Background: an optimization exercise with open tools, aiming at small area, a short achievable clock period and few clock cycles. Do not read the settings as production practice. In this exercise RTL edits were held to simulation tests only and were not proved equivalent to the original.

**design/flow/config.mk**
```make
export PLATFORM = sky130hd
export DESIGN_NAME = matmult_kernel
export DESIGN_NICKNAME = matmult_kernel
export VERILOG_FILES = /design/flow/design.v
export SDC_FILE = /design/flow/constraint.sdc
export NUM_CORES = 4
export LEC_CHECK = 0
export CAP_MARGIN = 20
export CORE_MARGIN = 2
export CORE_UTILIZATION = 40
export SLEW_MARGIN = 20
```
**design/flow/constraint.sdc**
```tcl
create_clock -name core_clock -period 7.5 [get_ports {Clk}]
set_input_delay 1.5000 -clock core_clock [delete_from_list [all_inputs] [get_ports {Clk}]]
set_output_delay 1.5000 -clock core_clock [all_outputs]
set_load 0.01 [all_outputs]
```
**design/flow/design.v**
```verilog
module matmult_kernel (Clk, Rst, Start, A_0, A_1, A_2, A_3, A_4, A_5, A_6, A_7,
                   A_8, A_9, A_10, A_11, A_12, A_13, A_14, A_15,
                   B_0, B_1, B_2, B_3, B_4, B_5, B_6, B_7,
                   B_8, B_9, B_10, B_11, B_12, B_13, B_14, B_15,
                   C, Rd_en, Rd_A_addr, Rd_B_addr, Wr_en, Wr_addr
);
input Clk, Rst, Start;
input signed [16-1:0] A_0, A_1, A_2, A_3, A_4, A_5, A_6, A_7;
input signed [16-1:0] A_8, A_9, A_10, A_11, A_12, A_13, A_14, A_15;
input signed [16-1:0] B_0, B_1, B_2, B_3, B_4, B_5, B_6, B_7;
input signed [16-1:0] B_8, B_9, B_10, B_11, B_12, B_13, B_14, B_15;
output reg Rd_en, Wr_en;
output reg [4-1:0] Rd_A_addr;
output reg [4-1:0] Rd_B_addr;
output reg [8-1:0] Wr_addr;
output [32-1:0] C;
reg [8:0] cycle_cnt;
always @(posedge Clk)
begin
    if(Rst)
    begin
        cycle_cnt<=262;
    end
    else if(Start && cycle_cnt == 262)
    begin
        cycle_cnt<=0;
    end
    else if(cycle_cnt<262)
    begin
        cycle_cnt<=cycle_cnt+1;
    end
end
always @(posedge Clk)
begin
  if(Rst) begin
	Rd_en <= 1'b0;
	Rd_A_addr <= 0;
	Rd_B_addr <= 0;
	end
  else if(cycle_cnt>=0 && cycle_cnt<(262-6)) begin
	Rd_en <= 1'b1;
	Rd_A_addr <= cycle_cnt[7:4];
	Rd_B_addr <= cycle_cnt[3:0];
	end
  else begin
	Rd_en <= 1'b0;
	Rd_A_addr <= 0;
	Rd_B_addr <= 0;
  end
end
always @(posedge Clk)
begin
    if(Rst)
    begin
        Wr_en<=0;
        Wr_addr<=0;
    end
    else if(cycle_cnt>=6 && cycle_cnt<262)
    begin
        Wr_en<=1;
        Wr_addr<=cycle_cnt-6;
    end
    else
    begin
        Wr_en<=0;
        Wr_addr<=0;
    end
end
reg [32-1:0] reg_state_1 [15:0];
reg [32-1:0] reg_state_2 [7:0];
reg [32-1:0] reg_state_3 [3:0];
reg [32-1:0] reg_state_4 [1:0];
reg [32-1:0] reg_state_5;
always@(posedge Clk)
begin
    reg_state_1[0] <= A_0*B_0;
    reg_state_1[1] <= A_1*B_1;
    reg_state_1[2] <= A_2*B_2;
    reg_state_1[3] <= A_3*B_3;
    reg_state_1[4] <= A_4*B_4;
    reg_state_1[5] <= A_5*B_5;
    reg_state_1[6] <= A_6*B_6;
    reg_state_1[7] <= A_7*B_7;
    reg_state_1[8] <= A_8*B_8;
    reg_state_1[9] <= A_9*B_9;
    reg_state_1[10] <= A_10*B_10;
    reg_state_1[11] <= A_11*B_11;
    reg_state_1[12] <= A_12*B_12;
    reg_state_1[13] <= A_13*B_13;
    reg_state_1[14] <= A_14*B_14;
    reg_state_1[15] <= A_15*B_15;
end
always@(posedge Clk)
begin
    reg_state_2[0] <= reg_state_1[0]+reg_state_1[1];
    reg_state_2[1] <= reg_state_1[2]+reg_state_1[3];
    reg_state_2[2] <= reg_state_1[4]+reg_state_1[5];
    reg_state_2[3] <= reg_state_1[6]+reg_state_1[7];
    reg_state_2[4] <= reg_state_1[8]+reg_state_1[9];
    reg_state_2[5] <= reg_state_1[10]+reg_state_1[11];
    reg_state_2[6] <= reg_state_1[12]+reg_state_1[13];
    reg_state_2[7] <= reg_state_1[14]+reg_state_1[15];
end
always@(posedge Clk)
begin
    reg_state_3[0] <= reg_state_2[0]+reg_state_2[1];
    reg_state_3[1] <= reg_state_2[2]+reg_state_2[3];
    reg_state_3[2] <= reg_state_2[4]+reg_state_2[5];
    reg_state_3[3] <= reg_state_2[6]+reg_state_2[7];
end
always@(posedge Clk)
begin
    reg_state_4[0] <= reg_state_3[0]+reg_state_3[1];
    reg_state_4[1] <= reg_state_3[2]+reg_state_3[3];
end
always@(posedge Clk)
begin
    reg_state_5 <= reg_state_4[0]+reg_state_4[1];
end
assign C=reg_state_5;
endmodule
```
**design/flow/run.sh**
```bash
#!/bin/bash
# synth_recipe.tcl (not shown) runs the flow's synth.tcl, then flattens the netlist and writes it again
# the make line also repeats each setting of config.mk as NAME=value (left out here)
make -C /OpenROAD-flow-scripts/flow DESIGN_CONFIG=/design/flow/config.mk WORK_HOME=/design/flow/orfs CLKGATE_MAP_FILE= SYNTH_SCRIPT=/design/flow/synth_recipe.tcl finish
```
==> summary.txt <==
worst-margin pin slew: 1.05 ns
multi-input combinational area share: 67.7%
status: no timing/DRC/antenna violations
max reg flops: 512
initial antenna violation count: 71
clock slew at reported path FFs: 0.05 ns
Unique masters post-synth: 84
fmax: 0.138 GHz
largest net degree at the start of global routing: 17
met2 usage: 36.2%
RR Startpoint: reg_state_4[0][2]
M1 WL: 231000 um
clock buffers: 178
postcts setup bufs: 0
top flop regs: reg_state_1: 512 flops, reg_state_2: 256 flops, reg_state_3: 128 flops
Worst EP required: 8.20 ns
slowest CP cell: fa_1
Post-synth EDFFs: 0
Final Cycle Share: 96.7%
Biggest Area Class: multi-input combinational cells
Seq area share: 8.78%
number of setup violations in the final report: 0
max cap viols: 0
CP max stage delay: 0.53 ns
HPWL Detailed: 468000 um
Syn Inst Count: 21.2k
initial drt markers: 7175
Main synth FF type: dfxtp_1
FF+latch count: 1019
simple-gate area share of the yosys netlist: 13.9%
final instance area: 232000 um2
Routed WL per cell: 17.3 um
largest family of logic cells by synthesized area: adder cells
Cells after DPL: 29.9k
most used cell along the critical path: fa_1
CTS tree: done
met3 Track Usage GR: 2.58%
Post-Synth XOR/XNOR Area: 4.40%
Chip Width: 707 um
syn avg cell area: 9.34 um2
commonest non-fill, non-tap cell in the layout: inv_1
multiplexer share of the synthesized area: 0.0608%
Slew Limit Headroom: 29.5%
vias in the first global route: 158k
global routing usage on met1: 28.9%
CTS Buf Count: 138
min Tclk post-route: 7.25 ns
Syn Nets: 27.7k
Root Buffer: clkbuf_16
row count: 258
Final #Nets: 30.0k
family with the most delay on the worst path: adder cells
CP endpoint: reg_state_1[6][31]
Layout fillers: 46.8k
CP Cell Sequence: clkdlybuf4s50_1, and2_1, fa_1, inv_1, fa_1, fa_1, inv_1, fa_1, fa_1, inv_1, fa_1, inv_1, ha_1, and4_1, a221o_1, a311o_1, a2111oi_4, nor3_2, a21oi_4, nor3_1, a2111oi_4, a21oi_1, xnor2_1
worst hold endpoint: reg_state_2[0][0]
n_diodes: 35
compound-cell area share of the yosys netlist: 7.23%
CP Capture Type: register
Placed Area: 227000 um2
register area: 20400 um2
count of multi-input combinational gates: 14.8k
most frequent cells in the layout: inv_1, fa_1, nand2_1, buf_4, and2_1
Max Root-Sink Buffers: 4
CTS Hold Buffers Added: 0
CTS sink count: 1019
worst setup path class: input port to register
Syn. warnings: 5
Final ANT Viol Nets: 0
Buf/Inv on CP: 5
RSZ-0062 raised after global routing: no
launch point of the worst path: B_6[4]
met3 WL: 23600 um
register area share after synthesis: 10.3%
Syn Std Cell Area: 198000 um2
asr flop ratio synth: 0%
H-Tree Depth: 4
vias: 145k
Initial Utilization: 40.1%
inverter count: 4815
Worst-Skew Late Latency: 0.85 ns
min-delay src: reg_state_1[1][0]
Crit path depth: 23
area of the multi-input gates: 157000 um2
Synth Area in Adders: 53.9%
GR Util All Layers: 21.5%
share of cells above drive strength 1: 10.7%
Slew Viols, Final: 0
Final Core Density: 47.1%
crit path launch type: input port
Final Hold Viols: 0
WHS Path Cells: 1
worst-path maximum fanout: 6
global-route wire length before repair: 859000 um
Die Ht: 707 um
Area Growth Syn to Fin: 17.5%
TNS Setup: 0 ns
FF+latch count, synth: 1019
Hold WS: 0.449 ns
Placer Congestion: 0.903
Most Used Layer, Global Route: met2
Most flops, register: reg_state_1
Place WS: -0.735 ns
R2R Path End: reg_state_5[28]
WL met2: 249000 um
drc violations: 0
Worst Slack Setup Final: 0.246 ns
gr ovfl total: 0
core box area: 493000 um2
Clock Skew: 0.0504 ns
buffering overhead: 10.2%
Reg2Reg Depth: 12
top sig layer: met5
Tapcell Cnt: 6500
Reg2Reg Setup Slack: 3.14 ns
vias per cell: 4.80
CP arrival: 7.96 ns
Testbench counts, summed over its fixed seeds: cycles 16,832.
==> cell usage after synthesis (all sizes together) (11+ instances only) <==
master,count,area [um2]
dfxtp,1019,20400
or3,37,231
nor2,644,2420
a2111oi,19,241
inv,4815,18100
a21oi,711,3570
nand3b,13,97.6
o2111ai,12,105
o21ai,360,1800
and2,1992,12500
o41ai,18,236
nand4,64,400
nor4,18,113
nand3,113,566
o31a,21,184
and4,12,105
nand2,2242,8420
o311ai,11,96.4
o21bai,156,1170
xnor2,765,6700
a21boi,25,188
clkbuf,536,2010
buf,11,45.0
o31ai,32,240
or2,19,119
nor3,135,681
nand2b,142,888
a31o,19,166
a221oi,25,231
o21a,133,998
a41oi,12,113
nor2b,91,569
xor2,228,2000
and3,51,319
a31oi,47,294
a21o,343,2570
mux2i,12,120
fa,4207,84200
a211o,21,184
ha,1779,22300
o22ai,22,138
o211ai,39,293
a211oi,80,636
**Nets reached from selected ports**

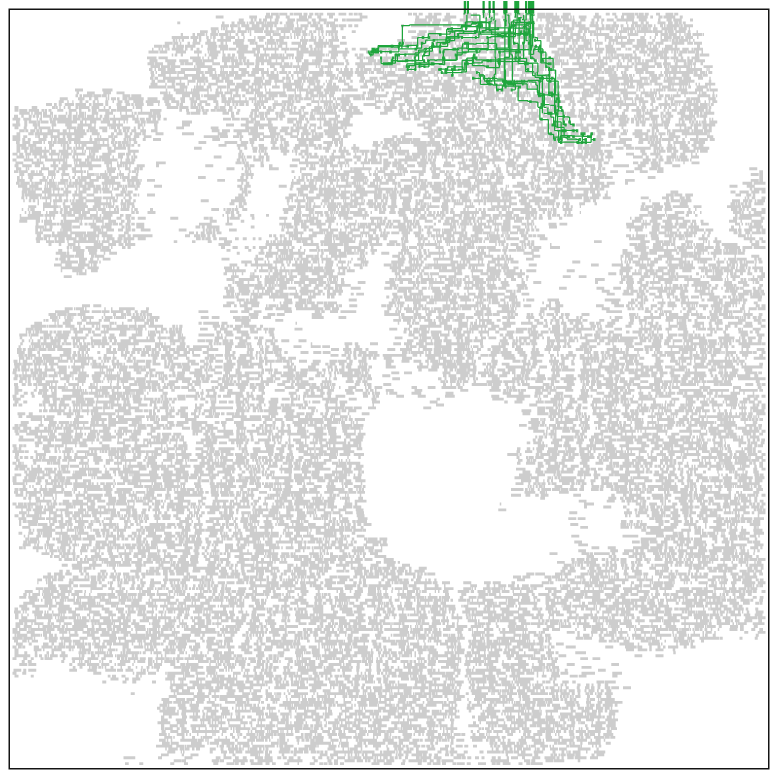
legend:
  green:
    port: B_15
    bits: 16
    direction: input
    edge: top
    end_cells: 245
    buffers: 58
    wire: 3920 um
Port Buffers: 564
Ports: 565

**Full-chip view from the flow's report step**

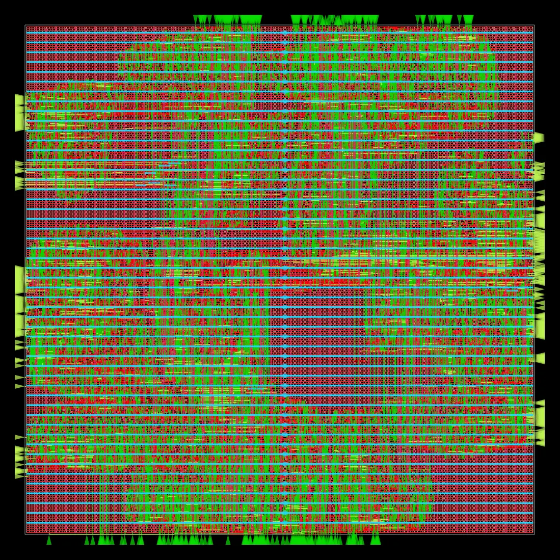
die area: 500000 um2
total wire length: 523000 um
non-filler cells, final: 30.2k

-- separate check: timing with driven ports --
How much do the figures lean on ideal ports? The routed layout below was timed once more, with nothing changed but the port constraints. Step 1 sets driving cells, clkbuf_16 on the clock port and buf_2 on the other inputs (assumed; they add their load-dependent delay and slew). Step 2 also shifts input and output timing later by t, the mid clock arrival at the registers, as if the neighbouring blocks saw the same clock. Slacks: no drivers / after step 1 / after step 2; pairs: no drivers / after step 1.
t, ns: 0.929
setup slack, ns: 0.246 / 0.269 / -0.660
worst setup path after step 2: input to register
cell pins on the clock port's net: 1
Met with ideal ports but missed after step 2: setup timing in this run. The setup slack of this run moves by +0.023 ns with the drivers and by -0.906 ns with both steps.
